Background: an optimization exercise with open tools, aiming at small area. Do not read the settings as production practice.
Only simulation tests tie the RTL to the original design; equivalence was not proved.
Some runs may be left out. An edit can pass the tests and still lose a function that they never use.
Power is estimated from default activity; no workload was simulated.

`design.v`:
```
module ALU(IN1,IN2,AluOp,Output);
localparam
ALU_Add = 2'b00,
ALU_Sub = 2'b01,
ALU_And = 2'b10;
	input wire [1:0] AluOp;
	input wire [31:0] IN1, IN2;
	output reg	[31:0]	Output;
	always@*
		case (AluOp)  
			ALU_Add:  Output = IN1 + IN2;
			ALU_Sub:  Output = IN1 - IN2;
			ALU_And:  Output = IN1 & IN2;
			default:  Output = 0; 
		endcase
endmodule
module RegFile (clk, Rd, Rs1, Rs2, regWR, regWR2, Rbus1, Rbus2, RbusD, Wbus1, Wbus2);	
	input wire clk;
	input wire regWR, regWR2;
	input wire [3:0] Rd, Rs1, Rs2;
	output wire [31:0] Rbus1, Rbus2, RbusD;
	input wire [31:0] Wbus1, Wbus2;	
	reg [31:0] registers_array [1:15]; 	  
	assign Rbus1 = (Rs1 == 4'd0) ? 32'h00000000 : registers_array[Rs1];
	assign Rbus2 = (Rs2 == 4'd0) ? 32'h00000000 : registers_array[Rs2];
	assign RbusD = (Rd  == 4'd0) ? 32'h00000000 : registers_array[Rd];
	integer i;
	always @(posedge clk) begin
		for (i = 1; i < 16; i = i + 1) begin
			if (regWR2 && Rs1 == i) begin
				registers_array[i] <= Wbus2;
			end else if (regWR && Rd == i) begin
				registers_array[i] <= Wbus1;
			end
		end
	end
endmodule  
module control_unit (regWr, AluOp, AluSrc, Ext, Wresult, Bw2,
	MemRd, MemWr, pc_control, DMadd, DMdata, SPpush, SPpop, opcode);
localparam
AND = 6'b000000,
ADD = 6'b000001,
SUB = 6'b000010,  
ANDI = 6'b000011,
ADDI = 6'b000100,
LW = 6'b000101,
LW_POI = 6'b000110,
SW = 6'b000111,
BGT = 6'b001000,
BLT = 6'b001001,
BEQ = 6'b001010,
BNE = 6'b001011,   
JMP = 6'b001100,
CALL = 6'b001101,
RET = 6'b001110,
PUSH = 6'b001111,
POP = 6'b010000,
ALU_Add = 2'b00,
ALU_Sub = 2'b01,
ALU_And = 2'b10,	 
ALU_srcReg = 1'b0,
ALU_srcImm = 1'b1,
pc_next = 2'b00,
pc_BTA = 2'b01,
pc_JA = 2'b10,
pc_topofstack = 2'b11,	   
alu_res = 1'b0,	 
M_dataout = 1'b1,	  
sp = 1'b0,
sp_plusone = 1'b1,		
alu_out = 1'b0,	
sp_val = 1'b1,
rd_reg = 1'b0, 
pc_plus1 = 1'b1,
unsighned_ext = 1'b0,
sighned_ext = 1'b1,	  
disable_wr = 1'b0,
enable_wr = 1'b1,
rs = 1'b0,
rs_plus1 = 1'b1;
	input wire [5:0] opcode;
	output reg Wresult, DMadd, DMdata, AluSrc, Bw2;
	output reg [1:0] pc_control;
	output reg SPpush, SPpop;
	output reg MemRd, MemWr, Ext, regWr;
	output reg [1:0]AluOp;	   
	always@(*) begin 
		if (opcode == RET) begin	
			pc_control = pc_topofstack;
		end	else if (opcode == JMP || opcode == CALL) begin
			pc_control = pc_JA;
		end else if (opcode == BEQ || opcode == BNE || opcode == BGT || opcode == BLT) begin
			pc_control = pc_BTA;
		end else begin
			pc_control = pc_next; 
		end
	end	 
	always@(*) begin  
		if (opcode == AND || opcode == ADD || opcode == SUB ) begin
			AluSrc = ALU_srcReg;
		end else begin
			AluSrc = ALU_srcImm;
		end
	end
	always@(*) begin   
		if (opcode == AND || opcode == ANDI)begin
			AluOp = ALU_And;
		end else if (opcode == SUB)begin 
			AluOp = ALU_Sub;
		end else begin 
			AluOp = ALU_Add;
		end
	end	
	always@(*) begin 
		if (opcode == ADDI || opcode == ANDI) begin
			Ext = unsighned_ext;
		end else begin
			Ext = sighned_ext;
		end
	end	
	always@(*) begin 
		if (opcode == AND || opcode == ADD || opcode == SUB || opcode == ANDI || opcode == ADDI || opcode == LW || opcode == LW_POI || opcode == POP) begin
			regWr = 1'b1;
		end	 else begin	
			regWr = 1'b0;
		end
	end
	always@(*) begin 
		if (opcode == LW || opcode == LW_POI || opcode == POP) begin
			Wresult = M_dataout;
		end	 else begin	
			Wresult = alu_res;
		end
	end
	always@(*) begin   
		if (opcode == LW_POI) begin
			Bw2 = rs_plus1;
		end else begin	
			Bw2 = rs;
		end
	end
	always@(*) begin  
		if (opcode == LW || opcode == LW_POI || opcode == RET || opcode == POP) begin	
			MemRd = 1'b1;
			MemWr = 1'b0;
		end else if (opcode == SW || opcode == CALL || opcode == PUSH) begin
			MemRd = 1'b0;
			MemWr = 1'b1;
		end else begin
			MemRd = 1'b0;
			MemWr = 1'b0;
		end
	end	
	always@(*) begin   		 
		if ( opcode == CALL ||  opcode == RET || opcode == POP || opcode == PUSH) begin
			DMadd = sp_val;
		end else begin
			DMadd = alu_out;
		end
		if (opcode == CALL) begin
			DMdata = pc_plus1;
		end else begin
			DMdata = rd_reg;
		end
	end
	always@(*) begin 
		SPpush = (opcode == PUSH || opcode == CALL);
		SPpop  = (opcode == POP  || opcode == RET);
	end
endmodule  
module pc_module(clock, reset, PC, I_TypeImmediate, J_TypeImmediate, topstack, sig_pc_src, taken);
localparam
pc_next = 2'b00,
pc_BTA = 2'b01,
pc_JA = 2'b10,
pc_topofstack = 2'b11;
    input wire clock;
    input wire reset;
    input wire [1:0] sig_pc_src;
    input wire taken;
    input wire [31:0] topstack;
    input wire [31:0] I_TypeImmediate;
    input wire [25:0] J_TypeImmediate;
    output reg [31:0] PC;
    wire [31:0] pc_plus_1;
    wire [31:0] jump_address;
    wire [31:0] brach_target_address;
    assign pc_plus_1 = PC + 32'd1;
    assign jump_address = {PC[31:26], J_TypeImmediate};
    assign brach_target_address = PC + I_TypeImmediate;
    always @(posedge clock) begin
        if (reset) begin
            PC <= 32'd0;
        end else begin
        case (sig_pc_src)
            pc_next: begin
                PC <= pc_plus_1;      
            end  
            pc_topofstack:  begin
                PC <= topstack;  
            end  
            pc_BTA: begin
                PC <= taken ? brach_target_address : pc_plus_1;
            end  
            pc_JA: begin
                PC <= jump_address;
            end  
        endcase
        end
	end
endmodule			
module processor (
    input  wire        clk,
    input  wire        rst,
    output wire [31:0] imem_addr,
    input  wire [31:0] imem_data,
    output reg  [31:0] dmem_addr,
    output reg  [31:0] dmem_wdata,
    output wire        dmem_we,
    output wire        dmem_re,
    input  wire [31:0] dmem_rdata
);
    wire clock;
    assign clock = clk;
    wire Wresult, DMadd, DMdata, SPpush, SPpop, AluSrc, Bw2;
    wire [1:0] pc_control;
    wire MemRd, MemWr, Ext, regWr;
    wire [1:0] AluOp;
    wire [31:0] PC;  
    wire [0:31] InstructionReg;  
	reg  [31:0] sp;
    wire [5:0] opcode;  
    wire [3:0] Rs1, Rs2, Rd;  
    assign imem_addr = PC;
    assign InstructionReg = imem_data;
    assign opcode = InstructionReg[0:5];
    assign Rd = InstructionReg[6:9];
    assign Rs1 = InstructionReg[10:13];
    assign Rs2 = InstructionReg[14:17];
    wire [0:25] J_TypeImmediate;
    assign J_TypeImmediate = InstructionReg[6:31];
    wire [0:15] I_TypeImmediate;
    assign I_TypeImmediate = InstructionReg[14:29];
    wire [31:0] topstack;  
    wire [31:0] Sign_Extended_I_TypeImmediate;
    wire [31:0] Unsigned_Extended_I_TypeImmediate;
    wire [31:0] Extended_I_TypeImmediate;
    assign Sign_Extended_I_TypeImmediate = { {16{I_TypeImmediate[0]}}, I_TypeImmediate };
    assign Unsigned_Extended_I_TypeImmediate = { {16{1'b0}}, I_TypeImmediate };
    assign Extended_I_TypeImmediate = Ext ? Sign_Extended_I_TypeImmediate : Unsigned_Extended_I_TypeImmediate;
    reg [31:0] BusW, BusW2; 
    wire [31:0] BusA, BusB, BusD;
    wire [3:0] RA, RB, RW, RW2;
    assign RA = Rs1;
    assign RB = Rs2;
    assign RW = Rd;	
	assign RW2 = Rs1;	  
	control_unit cu (regWr, AluOp, AluSrc, Ext, Wresult, Bw2,
	 MemRd, MemWr, pc_control, DMadd, DMdata, SPpush, SPpop, opcode);		
  	wire [31:0] ALU_A;
  	reg  [31:0] ALU_B;  
  	wire [31:0] ALU_Output;
  	assign ALU_A = BusA;
 	always @(*) begin
	    case (AluSrc)
	        1'b0 : ALU_B = BusB;
	        1'b1 : ALU_B = Extended_I_TypeImmediate;
	        default: ALU_B = 32'h0;
	    endcase
	end
    reg taken;
    always @(*) begin
        case (opcode)
            6'b001000: taken = $signed(BusD) >  $signed(BusA);  
            6'b001001: taken = $signed(BusD) <  $signed(BusA);  
            6'b001010: taken = BusD == BusA;                    
            6'b001011: taken = BusD != BusA;                    
            default:   taken = 1'b0;
        endcase
    end
    always @(posedge clock) begin
        if (rst) begin
            sp <= 32'd0;
        end else if (SPpush) begin
            sp <= sp + 32'd1;
        end else if (SPpop) begin
            sp <= sp - 32'd1;
        end
    end
	always @(*) begin
	    case (DMadd)
	        1'b0 : dmem_addr = ALU_Output;
	        1'b1 : dmem_addr = SPpop ? (sp - 32'd1) : sp;
	        default: dmem_addr = 32'h0;
	    endcase
	end
	always @(*) begin
	    case (DMdata)
	        1'b0 : dmem_wdata = BusD;
	        1'b1 : dmem_wdata = PC + 32'd1;
	        default: dmem_wdata = 32'h0;
	    endcase
	end	 
    assign dmem_we = MemWr;
    assign dmem_re = MemRd;
    assign topstack = dmem_rdata;
     pc_module pcModule(clock, rst, PC, Sign_Extended_I_TypeImmediate, J_TypeImmediate, topstack, pc_control, taken);	 
	 RegFile register_file(clock, RW, RA, RB, regWr, Bw2, BusA, BusB, BusD, BusW, BusW2);
    ALU alu(ALU_A, ALU_B, AluOp, ALU_Output);
    always @(*) begin
        BusW  = (Wresult == 1'b0) ? ALU_Output : dmem_rdata;
        BusW2 = BusA + 32'd1;
    end
endmodule
```
`run.sh`:
```
#!/bin/bash
# synth_recipe.tcl (not shown) runs the flow's synth.tcl, then flattens the netlist and writes it again
# the make line also repeats each setting of config.mk as NAME=value (left out here)
make -C /OpenROAD-flow-scripts/flow DESIGN_CONFIG=/design/flow/config.mk WORK_HOME=/design/flow/orfs CLKGATE_MAP_FILE= SYNTH_SCRIPT=/design/flow/synth_recipe.tcl finish
```
`config.mk`:
```
export PLATFORM = sky130hd
export DESIGN_NAME = processor
export DESIGN_NICKNAME = processor
export VERILOG_FILES = /design/flow/design.v
export SDC_FILE = /design/flow/constraint.sdc
export NUM_CORES = 4
export LEC_CHECK = 0
export CAP_MARGIN = 20
export CORE_MARGIN = 2
export CORE_UTILIZATION = 30
export SLEW_MARGIN = 20
```
`constraint.sdc`:
```
create_clock -name core_clock -period 14.0 [get_ports {clk}]
set_input_delay 2.8000 -clock core_clock [delete_from_list [all_inputs] [get_ports {clk}]]
set_output_delay 2.8000 -clock core_clock [all_outputs]
set_load 0.01 [all_outputs]
```
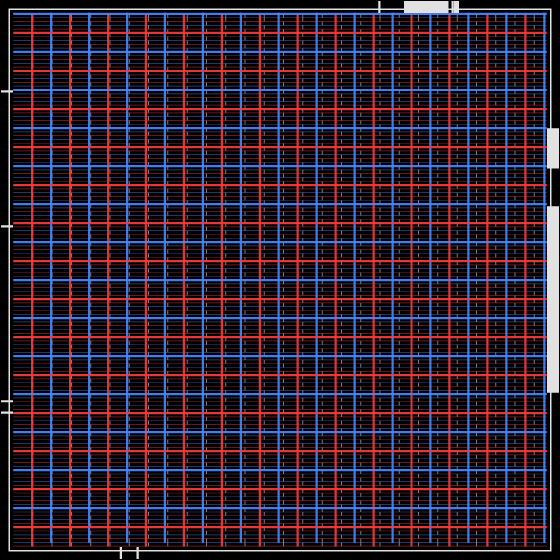
Run 1: power grid
Pins as bars on the die edge. Tap cells in grey.
[red] VSS
[blue] VDD
met1 rails: 141
tap cells: 1917

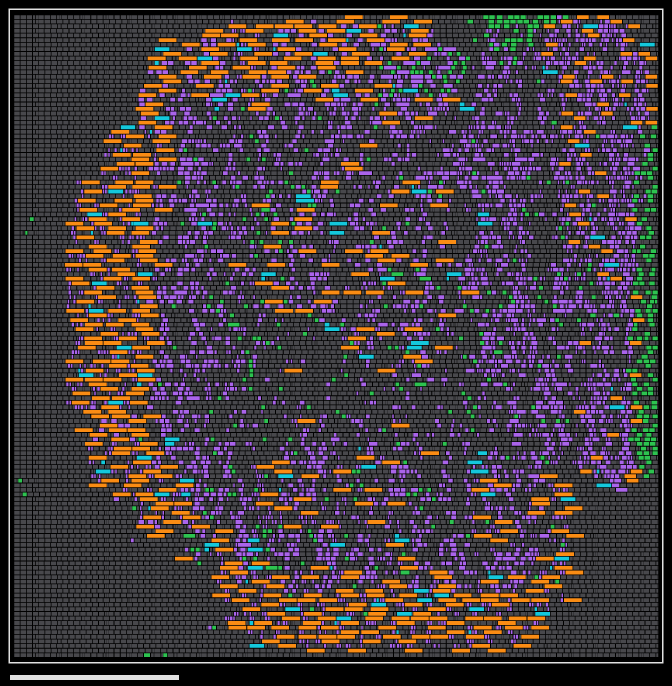
Run 1: placement by cell class
The bar under the picture is 100 µm long. Fill, decap, tap and diode cells in grey.
[cyan] clock drivers and dummy loads | cells: 126 | share of their area: 4.6%
[orange] registers | cells: 544 | share of their area: 32%
[purple] remaining logic cells | cells: 4017 | share of their area: 55%
[green] remaining buffers and delay cells | cells: 463 | share of their area: 8.2%

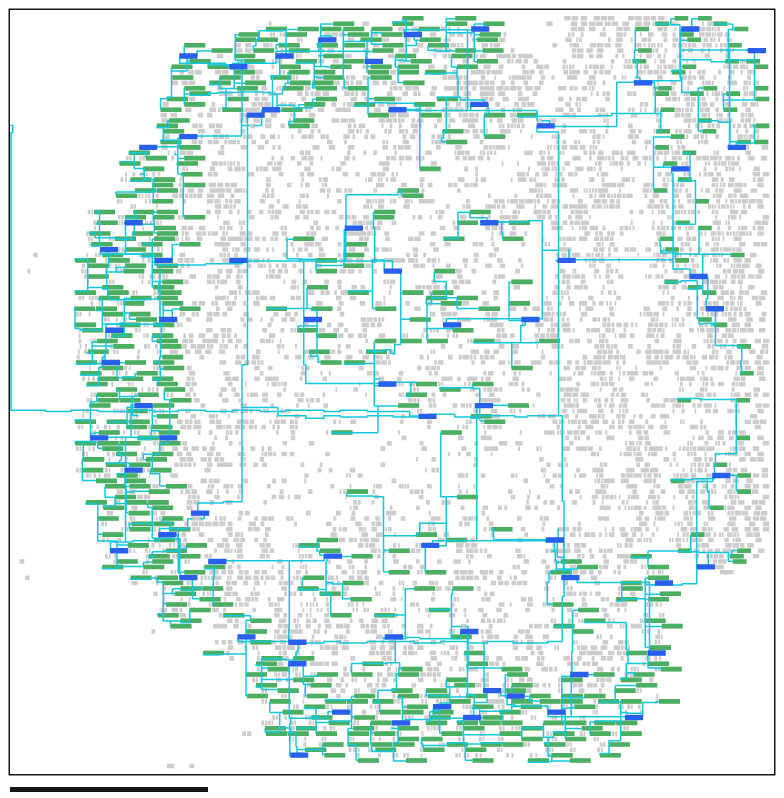
Run 1: clock wires, drivers and flops
The bar under the picture is 100 µm long.
[green] flip-flops | count: 544
[blue] clock-net drivers | count: 70
[cyan] clock wires | length: 9520 µm
flops lie: spread over the die

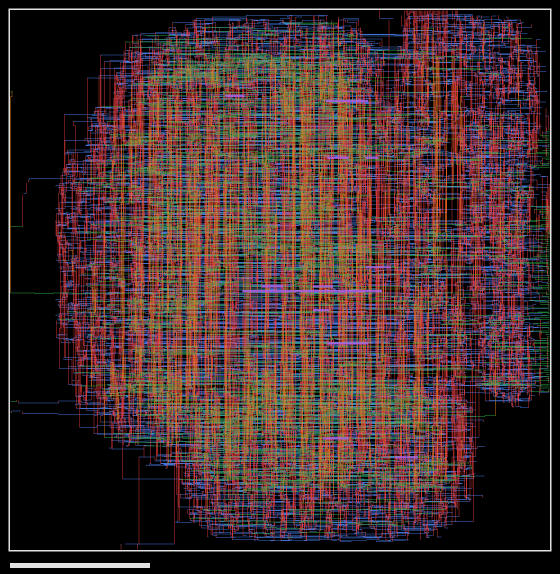
Run 1: routed metal, one colour a layer
The bar under the picture is 100 µm long.
[green] M3 | wire length: 38.9 mm
[blue] M1 | wire length: 112 mm
[orange] M4 | wire length: 24.4 mm
[purple] M5 | wire length: 272 µm
[red] M2 | wire length: 120 mm

==> results_tabular.tex, run 1 <==
\begin{tabular}{lr}
\hline
Metric & Value \\
\hline
\multicolumn{2}{l}{\textbf{Status}} \\
Outcome & timing/DRC/antenna clean \\
\multicolumn{2}{l}{\textbf{Place}} \\
Count of input and output buffers & 163 \\
\multicolumn{2}{l}{\textbf{Synthesis}} \\
Cell with the most instances after synthesis & sky130\_fd\_sc\_hd\_\_nand2\_1 \\
Seq/Total Area, Yosys & 35.8\% \\
Cell type with the largest total area after synthesis & sky130\_fd\_sc\_hd\_\_edfxtp\_1 \\
Syn Nets & 5188 \\
Syn Area/Cell & 8.74 µm² \\
Post-synthesis register bit count & 544 \\
Post-synthesis cell area & 43900 µm² \\
Synth top area cells & sky130\_fd\_sc\_hd\_\_edfxtp\_1, sky130\_fd\_sc\_hd\_\_mux2i\_1, sky130\_fd\_sc\_hd\_\_o21ai\_0 \\
\multicolumn{2}{l}{\textbf{Critical path}} \\
CP dominant cell by count & sky130\_fd\_sc\_hd\_\_buf\_4 \\
CP top delay family & compound AO/OA/AOI/OAI gates \\
Critical Path Source & imem\_data[16] \\
Capturing instance or port of the critical path & dmem\_addr[31] \\
WS Path Type & primary input to primary output \\
Max incr delay on CP & 0.73 ns \\
Critical path's slowest cell & sky130\_fd\_sc\_hd\_\_nand2b\_1 \\
\multicolumn{2}{l}{\textbf{STA}} \\
Max-slew violation count & 0 \\
Period Utilization, post-route & 94.3\% \\
RSZ-0062 raised after global routing & no \\
Final setup violation count & 0 \\
Slew at the pin closest to its max-slew limit & 1.38 ns \\
Final setup skew & 0.0434 ns \\
Max transition margin & 7.47\% \\
\multicolumn{2}{l}{\textbf{Pwr}} \\
Leakage power figure & 18.8 nW \\
Pwr/cell area & 117 nW/µm² \\
\multicolumn{2}{l}{\textbf{Min path}} \\
Type of the tightest min-delay check & flop to flop \\
\multicolumn{2}{l}{\textbf{Clock network}} \\
Max clock buf depth & 3 \\
Setup repair bufs after CTS & 0 \\
Clock latency at the later pin of the worst-skew pair & 0.73 ns \\
Clock Sinks & 544 \\
H-Tree Depth & 3 \\
Number of buffers inserted for hold repair after clock tree synthesis & 0 \\
\multicolumn{2}{l}{\textbf{Finish}} \\
Num sequential & 544 \\
Total number of multi-input combinational cells & 3922 \\
Final clock-cell share & 4.36\% \\
Final core area utilization & 35.1\% \\
Number of fillers in the final layout & 15000 \\
Count of clock-net buffers in the final layout & 88 \\
Layout cells sized above 1 & 12.7\% \\
Combined flip-flop and latch cell area & 15700 µm² \\
Number of nets in the finished design & 5263 \\
Inverters excl. clock & 95 \\
\multicolumn{2}{l}{\textbf{Floorplan}} \\
Top Ports & 164 \\
Chip Width & 386 µm \\
Vertical extent of the die & 386 µm \\
\multicolumn{2}{l}{\textbf{Global routing}} \\
Largest net degree at the start of global routing & 68 \\
GRT Overall Usage & 38.5\% \\
Wire length of the first global-routing pass & 393 mm \\
\multicolumn{2}{l}{\textbf{Route}} \\
Total number of vias & 48600 \\
Drt drc & 0 \\
\hline
\end{tabular}
-- run 1: power by group --
| part | switching [mW] | internal, mW | leakage (nW) |
|---|---|---|---|
| Clock | 0.824 | 1.02 | 1.07 |
| Sequential | 0.0309 | 1.95 | 4.84 |
| Combinational | 1.42 | 0.692 | 12.9 |
-- run 1: logic make-up after synthesis --
kind of cell	synth area share [%]
compound gates	26.3
xor+xnor	3.87
fa+ha+maj	2.92
buf+inv	5.77
flops	35.8
mux	8.19
simple gates	17.2
-- run 1: per-stage QoR --
step	instance area (µm²)	total power, mW	worst slack (ns)
global route	51000	6.09	0.567
floorplan	43900	3.11	3.18
detailed placement	48700	4.02	1.12
CTS	50900	5.85	1.09
finish	51000	5.94	0.796
global placement	48600	3.99	1.06
-- run 1: metal layers --
metal / global-route usage, % / vias up / wire [µm]
li1: - / 19300 / -
met1: 48.7 / 23700 / 112000
met2: 55.1 / 4456 / 120000
met3: 13.0 / 1164 / 38900
met4: 25.8 / 25 / 24400
met5: 0.455 / - / 272
-- run 1: flip-flops by register name, indices dropped and copies added (netlist names) --
signal / cells
register_file.registers_array: 480
sp: 32
pcModule.PC: 32
==> run 2: a larger rewrite; changed files in full <==
removed: run.sh
==> design.v <==
module ALU (
    input  wire [31:0] IN1,
    input  wire [31:0] IN2,
    input  wire        sub,
    input  wire        andop,
    output wire [31:0] Output,
    output wire        zero,     
    output wire        lt        
);
    wire [31:0] b  = IN2 ^ {32{sub}};
    wire [31:0] p0 = IN1 ^ b;
    wire [31:0] g0 = IN1 & b;    
    reg  [31:0] g, p;
    integer i, l;
    always @* begin
        g = g0;
        p = p0;
        g[0] = g0[0] | (p0[0] & sub);
        for (l = 1; l < 32; l = l * 2)
            for (i = 0; i < 32; i = i + 1)
                if ((i / l) % 2 == 1) begin
                    g[i] = g[i] | (p[i] & g[(i / l) * l - 1]);
                    p[i] = p[i] & p[(i / l) * l - 1];
                end
    end
    wire [31:0] sum = p0 ^ {g[30:0], sub};
    assign Output = andop ? g0 : sum;
    assign zero = ~|sum;
    assign lt = (IN1[31] ^ IN2[31]) ? IN1[31] : sum[31];
endmodule
module RegFile (
    input  wire        clk,
    input  wire        rst,
    input  wire [15:0] selA,     
    input  wire [15:1] selB,
    input  wire [31:0] extB,     
    input  wire [15:1] we1,
    input  wire [15:1] we2,
    input  wire        spInc,
    input  wire        spDec,
    input  wire [31:0] W1,
    input  wire [31:0] W2,
    input  wire [31:0] W1s,
    output reg  [31:0] BusA,
    output reg  [31:0] BusB
);
    reg [31:0] R [1:15];
    reg [31:0] sp;
    integer i;
    always @* begin
        BusA = {32{selA[0]}} & sp;
        BusB = extB;
        for (i = 1; i < 16; i = i + 1) begin
            BusA = BusA | ({32{selA[i]}} & R[i]);
            BusB = BusB | ({32{selB[i]}} & R[i]);
        end
    end
    reg [15:1] e1, ne2, wr;
    always @* begin
        for (i = 1; i < 16; i = i + 1) begin
            e1[i]  = we1[i] & ~we2[i];
            ne2[i] = ~we2[i];
            wr[i]  = we1[i] | we2[i];
        end
    end
    wire [31:0] W1n = ~W1;
    always @(posedge clk) begin
        for (i = 1; i < 16; i = i + 1)
            R[i] <= ~(({32{e1[i]}} & W1n) | ~((W2 | {32{ne2[i]}}) & (R[i] | {32{wr[i]}})));
        if (rst)
            sp <= 32'd0;
        else if (spInc)
            sp <= W2;
        else if (spDec)
            sp <= W1s;
    end
endmodule
module control_unit (
    input  wire [5:0] opcode,
    output wire       isR,       
    output wire       isBr,      
    output wire       opBGT, opBLT, opBEQ, opBNE,
    output wire       isJ,       
    output wire       opCALL,
    output wire       opRET,
    output wire       opPOI,     
    output wire       isStack,   
    output wire       spDec,     
    output wire       regWr,     
    output wire       isLoad,    
    output wire       aluAnd,    
    output wire       aluSub,    
    output wire       immZext,   
    output wire       memWr,
    output wire       memRd
);
    wire hi0 = (opcode[5:4] == 2'b00);
    wire [15:0] d;
    genvar k;
    generate for (k = 0; k < 16; k = k + 1) begin : g_dec
        assign d[k] = hi0 && (opcode[3:0] == k);
    end endgenerate
    wire opPOP = (opcode == 6'd16);
    assign isR     = d[0] | d[1] | d[2];
    assign opBGT   = d[8];
    assign opBLT   = d[9];
    assign opBEQ   = d[10];
    assign opBNE   = d[11];
    assign isBr    = d[8] | d[9] | d[10] | d[11];
    assign isJ     = d[12] | d[13];
    assign opCALL  = d[13];
    assign opRET   = d[14];
    assign opPOI   = d[6];
    assign isStack = d[13] | d[14] | d[15] | opPOP;
    assign spDec   = d[14] | opPOP;
    assign regWr   = d[0] | d[1] | d[2] | d[3] | d[4] | d[5] | d[6] | opPOP;
    assign isLoad  = d[5] | d[6] | opPOP;
    assign aluAnd  = d[0] | d[3];
    assign aluSub  = d[2] | isBr;
    assign immZext = d[3] | d[4];
    assign memWr   = d[7] | d[13] | d[15];
    assign memRd   = d[5] | d[6] | d[14] | opPOP;
endmodule
module pc_module (
    input  wire        clock,
    input  wire        reset,
    input  wire        taken,       
    input  wire        isJ,         
    input  wire        isRet,
    input  wire [31:0] sextImm,
    input  wire [25:0] imm26,
    input  wire [31:0] topstack,
    output reg  [31:0] PC,
    output wire [31:0] pc_plus_1
);
    wire [32:0] ci;
    assign ci[0] = 1'b1;
    genvar k;
    generate for (k = 0; k < 32; k = k + 1) begin : g_add
        assign pc_plus_1[k] = PC[k] ^ ci[k];
        assign ci[k+1] = PC[k] & ci[k];
    end endgenerate
    wire [31:0] bta;
    wire [16:0] cb;
    assign cb[0] = 1'b0;
    generate for (k = 0; k < 16; k = k + 1) begin : g_lo
        assign bta[k] = PC[k] ^ sextImm[k] ^ cb[k];
        assign cb[k+1] = (PC[k] & sextImm[k]) | (PC[k] & cb[k]) | (sextImm[k] & cb[k]);
    end endgenerate
    wire sg = sextImm[15];
    wire go = cb[16] ^ sg;
    wire [16:0] pre;
    assign pre[0] = 1'b1;
    generate for (k = 0; k < 16; k = k + 1) begin : g_hi
        assign pre[k+1] = pre[k] & (PC[16+k] ^ sg);
        assign bta[16+k] = PC[16+k] ^ (go & pre[k]);
    end endgenerate
    always @(posedge clock) begin
        if (reset)
            PC <= 32'd0;
        else if (isRet)
            PC <= topstack;
        else if (isJ)
            PC <= {PC[31:26], imm26};
        else if (taken)
            PC <= bta;
        else
            PC <= pc_plus_1;
    end
endmodule
module processor (
    input  wire        clk,
    input  wire        rst,
    output wire [31:0] imem_addr,
    input  wire [31:0] imem_data,
    output wire [31:0] dmem_addr,
    output wire [31:0] dmem_wdata,
    output wire        dmem_we,
    output wire        dmem_re,
    input  wire [31:0] dmem_rdata
);
    wire [5:0]  opcode = imem_data[31:26];
    wire [3:0]  Rd     = imem_data[25:22];
    wire [3:0]  Rs1    = imem_data[21:18];
    wire [3:0]  Rs2    = imem_data[17:14];
    wire [15:0] imm16  = imem_data[17:2];
    wire [25:0] imm26  = imem_data[25:0];
    wire isR, isBr, opBGT, opBLT, opBEQ, opBNE, isJ, opCALL, opRET, opPOI;
    wire isStack, spDec, regWr, isLoad, aluAnd, aluSub, immZext, memWr, memRd;
    control_unit cu (
        .opcode(opcode), .isR(isR), .isBr(isBr), .opBGT(opBGT), .opBLT(opBLT),
        .opBEQ(opBEQ), .opBNE(opBNE), .isJ(isJ), .opCALL(opCALL), .opRET(opRET),
        .opPOI(opPOI), .isStack(isStack), .spDec(spDec), .regWr(regWr),
        .isLoad(isLoad), .aluAnd(aluAnd), .aluSub(aluSub), .immZext(immZext),
        .memWr(memWr), .memRd(memRd));
    wire [3:0] rB = isR ? Rs2 : Rd;
    reg [15:0] selA;
    reg [15:1] selB, we1, we2;
    integer i;
    always @* begin
        selA[0] = isStack;
        for (i = 1; i < 16; i = i + 1) begin
            selA[i] = ~isStack & (Rs1 == i);
            selB[i] = ~opCALL & (rB == i);
            we1[i]  = regWr & (Rd == i);
            we2[i]  = opPOI & (Rs1 == i);
        end
    end
    wire [31:0] PC, pc_plus_1;
    wire [31:0] BusA, BusB, ALU_Output;
    wire [31:0] W1 = isLoad ? dmem_rdata : ALU_Output;
    wire [31:0] W2;
    wire [32:0] ci;
    assign ci[0] = 1'b1;
    genvar k;
    generate for (k = 0; k < 32; k = k + 1) begin : g_inc
        assign W2[k] = BusA[k] ^ ci[k];
        assign ci[k+1] = BusA[k] & ci[k];
    end endgenerate
    RegFile register_file (
        .clk(clk), .rst(rst), .selA(selA), .selB(selB),
        .extB({32{opCALL}} & pc_plus_1),
        .we1(we1), .we2(we2), .spInc(isStack & ~spDec), .spDec(spDec),
        .W1(W1), .W2(W2), .W1s(ALU_Output), .BusA(BusA), .BusB(BusB));
    wire [31:0] sextImm = {{16{imm16[15]}}, imm16};
    wire [31:0] immB = isStack ? {32{spDec}} : {{16{imm16[15] & ~immZext}}, imm16};
    wire [31:0] ALU_B = (isR | isBr) ? BusB : immB;
    wire zero, lt;
    ALU alu (.IN1(BusA), .IN2(ALU_B), .sub(aluSub), .andop(aluAnd),
             .Output(ALU_Output), .zero(zero), .lt(lt));
    wire taken = (opBGT & lt) | (opBLT & ~lt & ~zero) | (opBEQ & zero) | (opBNE & ~zero);
    pc_module pcModule (
        .clock(clk), .reset(rst), .taken(taken), .isJ(isJ), .isRet(opRET),
        .sextImm(sextImm), .imm26(imm26), .topstack(dmem_rdata),
        .PC(PC), .pc_plus_1(pc_plus_1));
    assign imem_addr  = PC;
    assign dmem_addr  = ALU_Output;
    assign dmem_wdata = BusB;
    assign dmem_we    = memWr;
    assign dmem_re    = memRd;
endmodule
==> flow/run.sh <==
#!/bin/bash
# Own flow: the standard layout (standard.sh) with three changes:
#  - synthesis: the ABC script that maps the combinational logic onto cells
#    (flow/abc.script) replaces ORFS's; registers and everything else are the standard
#    synthesis's;
#  - port buffering: every input and output port still gets a buffer, a buf_1;
#  - clock tree: smaller clock buffers, larger sink clusters, no dummy loads.
set -euo pipefail
W=$(pwd)
sed "s|^source \$::env(SCRIPTS_DIR)/synth_preamble.tcl\$|&\nset abc_args [lreplace \$abc_args 1 1 $W/flow/abc.script]|" \
  "$FLOW_HOME/scripts/synth.tcl" > "$W/own_synth_core.tcl"
grep -q "flow/abc.script" "$W/own_synth_core.tcl"
sed "s|\$::env(SCRIPTS_DIR)/synth.tcl|$W/own_synth_core.tcl|" synth_recipe.tcl > "$W/own_synth.tcl"
grep -q "own_synth_core.tcl" "$W/own_synth.tcl"
bash standard.sh SYNTH_SCRIPT="$W/own_synth.tcl" synth > "$W/synth.log" 2>&1
export BUFFER_PORTS_ARGS="-buffer_cell sky130_fd_sc_hd__buf_1"
export CTS_ARGS="-sink_clustering_enable -repair_clock_nets -dont_use_dummy_load -buf_list {sky130_fd_sc_hd__clkbuf_8} -sink_clustering_size 14 -sink_clustering_max_diameter 60"
bash standard.sh > "$W/layout.log" 2>&1
==> flow/abc.script <==
&get -n
&st
&dch
&nf -R 1000
&st
&syn2
&dch
&nf -R 1000
&put
topo
==> standard.sh <==
#!/bin/bash
# synth_recipe.tcl (not shown) runs the flow's synth.tcl, then flattens the netlist and writes it again
# the make line also repeats each setting of config.mk as NAME=value (left out here)
make -C /OpenROAD-flow-scripts/flow DESIGN_CONFIG=/design/flow/config.mk WORK_HOME=/design/flow/orfs CLKGATE_MAP_FILE= SYNTH_SCRIPT=/design/flow/synth_recipe.tcl "${@:-finish}"
==> config.mk <==
export PLATFORM = sky130hd
export DESIGN_NAME = processor
export DESIGN_NICKNAME = processor
export VERILOG_FILES = /design/flow/design.v
export SDC_FILE = /design/flow/constraint.sdc
export NUM_CORES = 4
export LEC_CHECK = 0
export ABC_AREA = 1
export CAP_MARGIN = 10
export CORE_MARGIN = 2
export CORE_UTILIZATION = 40
export SLEW_MARGIN = 10
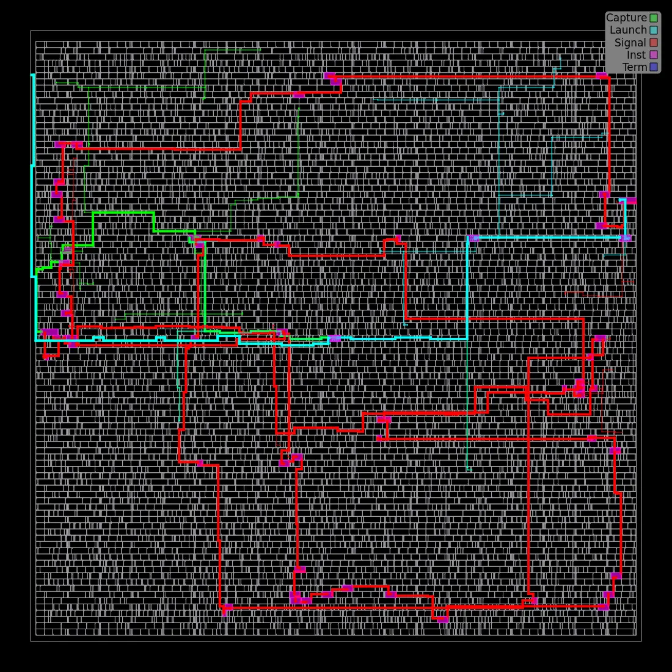
Run 2: path with the least slack
final core area utilization: 48.2%
final worst path period need: 13.74 ns

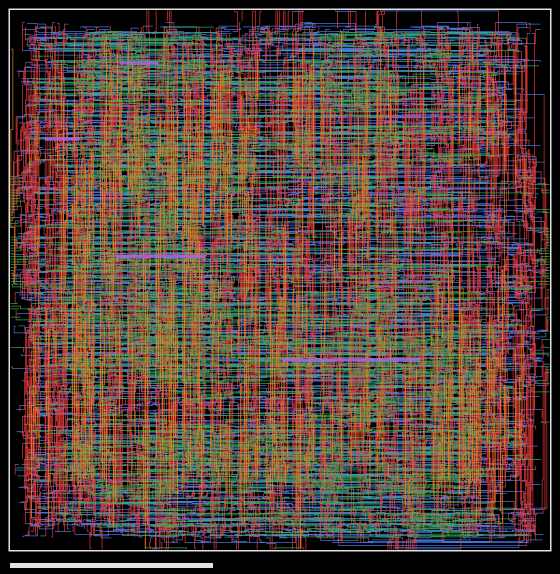
Run 2: routed metal, one colour a layer
The bar under the picture is 100 µm long.
[blue] M1 | wire length: 69.2 mm
[green] M3 | wire length: 35.8 mm
[purple] M5 | wire length: 142 µm
[red] M2 | wire length: 73.7 mm
[orange] M4 | wire length: 16400 µm

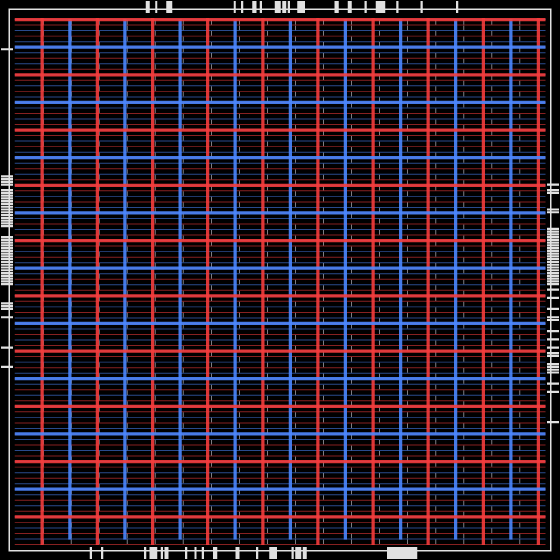
Run 2: power grid
Pins as bars on the die edge. Tap cells in grey.
[blue] VDD
[red] VSS
met1 rails: 96
tap cells: 873

==> run 2 against run 1 <==
  * Register-to-register slack worse by 6.5 ns
  * Cell count is 37% lower
  * Cell area is 36% lower
  * Total power is 2.8% lower
  * Sequential power is 29% higher
  * Synthesized cell count is 39% lower
  * Sequential share of layout area is 2.7 points higher
  * Critical endpoint is now pcModule.PC[15]$_SDFF_PP0_
==> results_tabular.tex, run 2 <==
\begin{tabular}{lr}
\hline
Metric & Value \\
\hline
\multicolumn{2}{l}{\textbf{STA}} \\
Period Utilization, post-route & 98.1\% (+3.8 points) \\
Final setup violation count & 0 (unchanged) \\
Final setup skew & 0.117 ns (+0.0732 ns) \\
Final setup slack of the worst path & 0.260 ns (-0.536 ns) \\
RSZ-0062 raised after global routing & no \\
Slew at the pin closest to its max-slew limit & 1.29 ns (-0.0931 ns) \\
\multicolumn{2}{l}{\textbf{Floorplan}} \\
Top Ports & 164 (unchanged) \\
Vertical extent of the die & 266 µm (-31\%) \\
Chip Width & 266 µm (-31\%) \\
\multicolumn{2}{l}{\textbf{Finish}} \\
Number of fillers in the final layout & 6597 (-56\%) \\
Final clock-cell share & 2.28\% (-2.1 points) \\
Combined flip-flop and latch cell area & 10900 µm² (-31\%) \\
Total number of multi-input combinational cells & 2490 (-37\%) \\
Num sequential & 544 (unchanged) \\
Largest register by flop count & register\_file.R \\
Inverters excl. clock & 32 (-66\%) \\
Leading registers by flop count & register\_file.R x480, pcModule.PC x32, register\_file.sp x32 \\
\multicolumn{2}{l}{\textbf{Global routing}} \\
Largest net degree at the start of global routing & 47 (-31\%) \\
GRT Overall Usage & 52.8\% (+14 points) \\
Met2 Resource Use GR & 71.0\% (+16 points) \\
Global routing usage on met1 & 65.9\% (+17 points) \\
Most congested layer reported by global routing & met2 \\
\multicolumn{2}{l}{\textbf{Pwr}} \\
Total net switching power & 2.65 mW (+16\%) \\
Fraction of power consumed by sequential logic & 44.3\% (+11 points) \\
Part of the total power dissipated in combinational logic & 39.5\% (+3.9 points) \\
Total power after layout & 5.78 mW (-2.8\%) \\
Leakage power figure & 12.0 nW (-36\%) \\
Internal power component & 3.13 mW (-15\%) \\
Fraction of power consumed by the clock network & 16.2\% (-15 points) \\
\multicolumn{2}{l}{\textbf{Synthesis}} \\
Fraction of the mapped netlist area in simple logic gates & 12.5\% (-4.7 points) \\
Synthesized-area fraction occupied by ao, oa, aoi and oai cells & 37.0\% (+11 points) \\
Post-Synth Adder-Cell Area & 5.70\% (+2.8 points) \\
Mux share of post-synthesis cell area & 1.97\% (-6.2 points) \\
Synth top area cells & sky130\_fd\_sc\_hd\_\_dfxtp\_1, sky130\_fd\_sc\_hd\_\_o22ai\_1, sky130\_fd\_sc\_hd\_\_a21oi\_1 \\
Synth Area in XOR/XNOR & 2.68\% (-1.2 points) \\
Post-synthesis register bit count & 544 (unchanged) \\
Cell type with the largest total area after synthesis & sky130\_fd\_sc\_hd\_\_dfxtp\_1 \\
Cell with the most instances after synthesis & sky130\_fd\_sc\_hd\_\_dfxtp\_1 \\
Syn Area/Cell & 8.94 µm² (+2.4\%) \\
Combinational family with the most area after synthesis & compound AO/OA/AOI/OAI gates \\
\multicolumn{2}{l}{\textbf{Clock network}} \\
Clock Sinks & 544 (unchanged) \\
Max clock buf depth & 3 (unchanged) \\
H-Tree Depth & 2 (-1) \\
Clock latency at the later pin of the worst-skew pair & 0.75 ns (+0.02 ns) \\
\multicolumn{2}{l}{\textbf{Critical path}} \\
CP top delay family & adder cells \\
CP dominant cell by count & sky130\_fd\_sc\_hd\_\_ha\_1 \\
Critical path's slowest cell & sky130\_fd\_sc\_hd\_\_xor2\_1 \\
Max incr delay on CP & 0.58 ns (-0.15 ns) \\
WS Path Type & flop to flop \\
\multicolumn{2}{l}{\textbf{Place}} \\
Post-placement setup slack & 0.0352 ns (-1.09 ns) \\
\multicolumn{2}{l}{\textbf{Route}} \\
Total number of vias & 36300 (-25\%) \\
Drt drc & 0 (unchanged) \\
Routed met3 length & 35.8 mm (-7.9\%) \\
Routed length on met2 & 73.7 mm (-39\%) \\
\multicolumn{2}{l}{\textbf{Status}} \\
Outcome & timing/DRC/antenna clean \\
\multicolumn{2}{l}{\textbf{Min path}} \\
Type of the tightest min-delay check & flop to flop \\
\hline
\end{tabular}
==> run 2: path summary, 6_finish.rpt <==
path,startpoint,to,slack [ns],cells after the start
setup / recovery,pcModule.PC[0]$_SDFF_PP0_,pcModule.PC[15]$_SDFF_PP0_,0.26,55
hold reg to reg,register_file.sp[4]$_SDFFE_PP0P_,register_file.sp[4]$_SDFFE_PP0P_,0.48,2
hold / removal,register_file.sp[4]$_SDFFE_PP0P_,register_file.sp[4]$_SDFFE_PP0P_,0.48,2
setup reg to reg,pcModule.PC[0]$_SDFF_PP0_,pcModule.PC[15]$_SDFF_PP0_,0.26,55
==> run 2: timing repair <==
item	in CTS	in global routing
pin swaps	0	10
setup endpoints to repair	2	7
buffers inserted	0	4
hold buffers	0	0
endpoints found under the hold margin	0	0
gates resized for setup	1	24
==> run 2: power groups by stage <==
stage | clock (mW) | sequential [mW] | combinational, mW
detailed placement | 0 | 2.53 | 2.13
global placement | 0 | 2.55 | 2.09
CTS | 0.919 | 2.50 | 2.14
global route | 0.976 | 2.57 | 2.40
finish | 0.938 | 2.56 | 2.28
floorplan | 0 | 2.33 | 1.30

==> static timing again, ports no longer ideal <==
Ports are ideal in the flow. The routed layouts listed here were re-timed in OpenROAD.
Step 1 sets driving cells, clkbuf_16 on the clock port and buf_2 on the other inputs (assumed; they add their load-dependent delay and slew).
Step 2 also shifts input and output timing later by t, the mid clock arrival at the registers, as if the neighbouring blocks saw the same clock.
Slacks: no drivers / after step 1 / after step 2; pairs: no drivers / after step 1.
run | t (ns) | slack for setup (ns) | worst setup path after step 2 | clock arrival spread, ns
run 1 | 0.786 | 0.796 / 0.767 / 0.767 | input to output | 0.043 / 0.043
run 2 | 0.760 | 0.260 / 0.260 / 0.260 | register to register | 0.116 / 0.117
After both steps setup and hold are still met in every run listed. For run 1, which loses most, drivers alone change the setup slack by -0.029 ns; drivers and shift together by -0.029 ns.
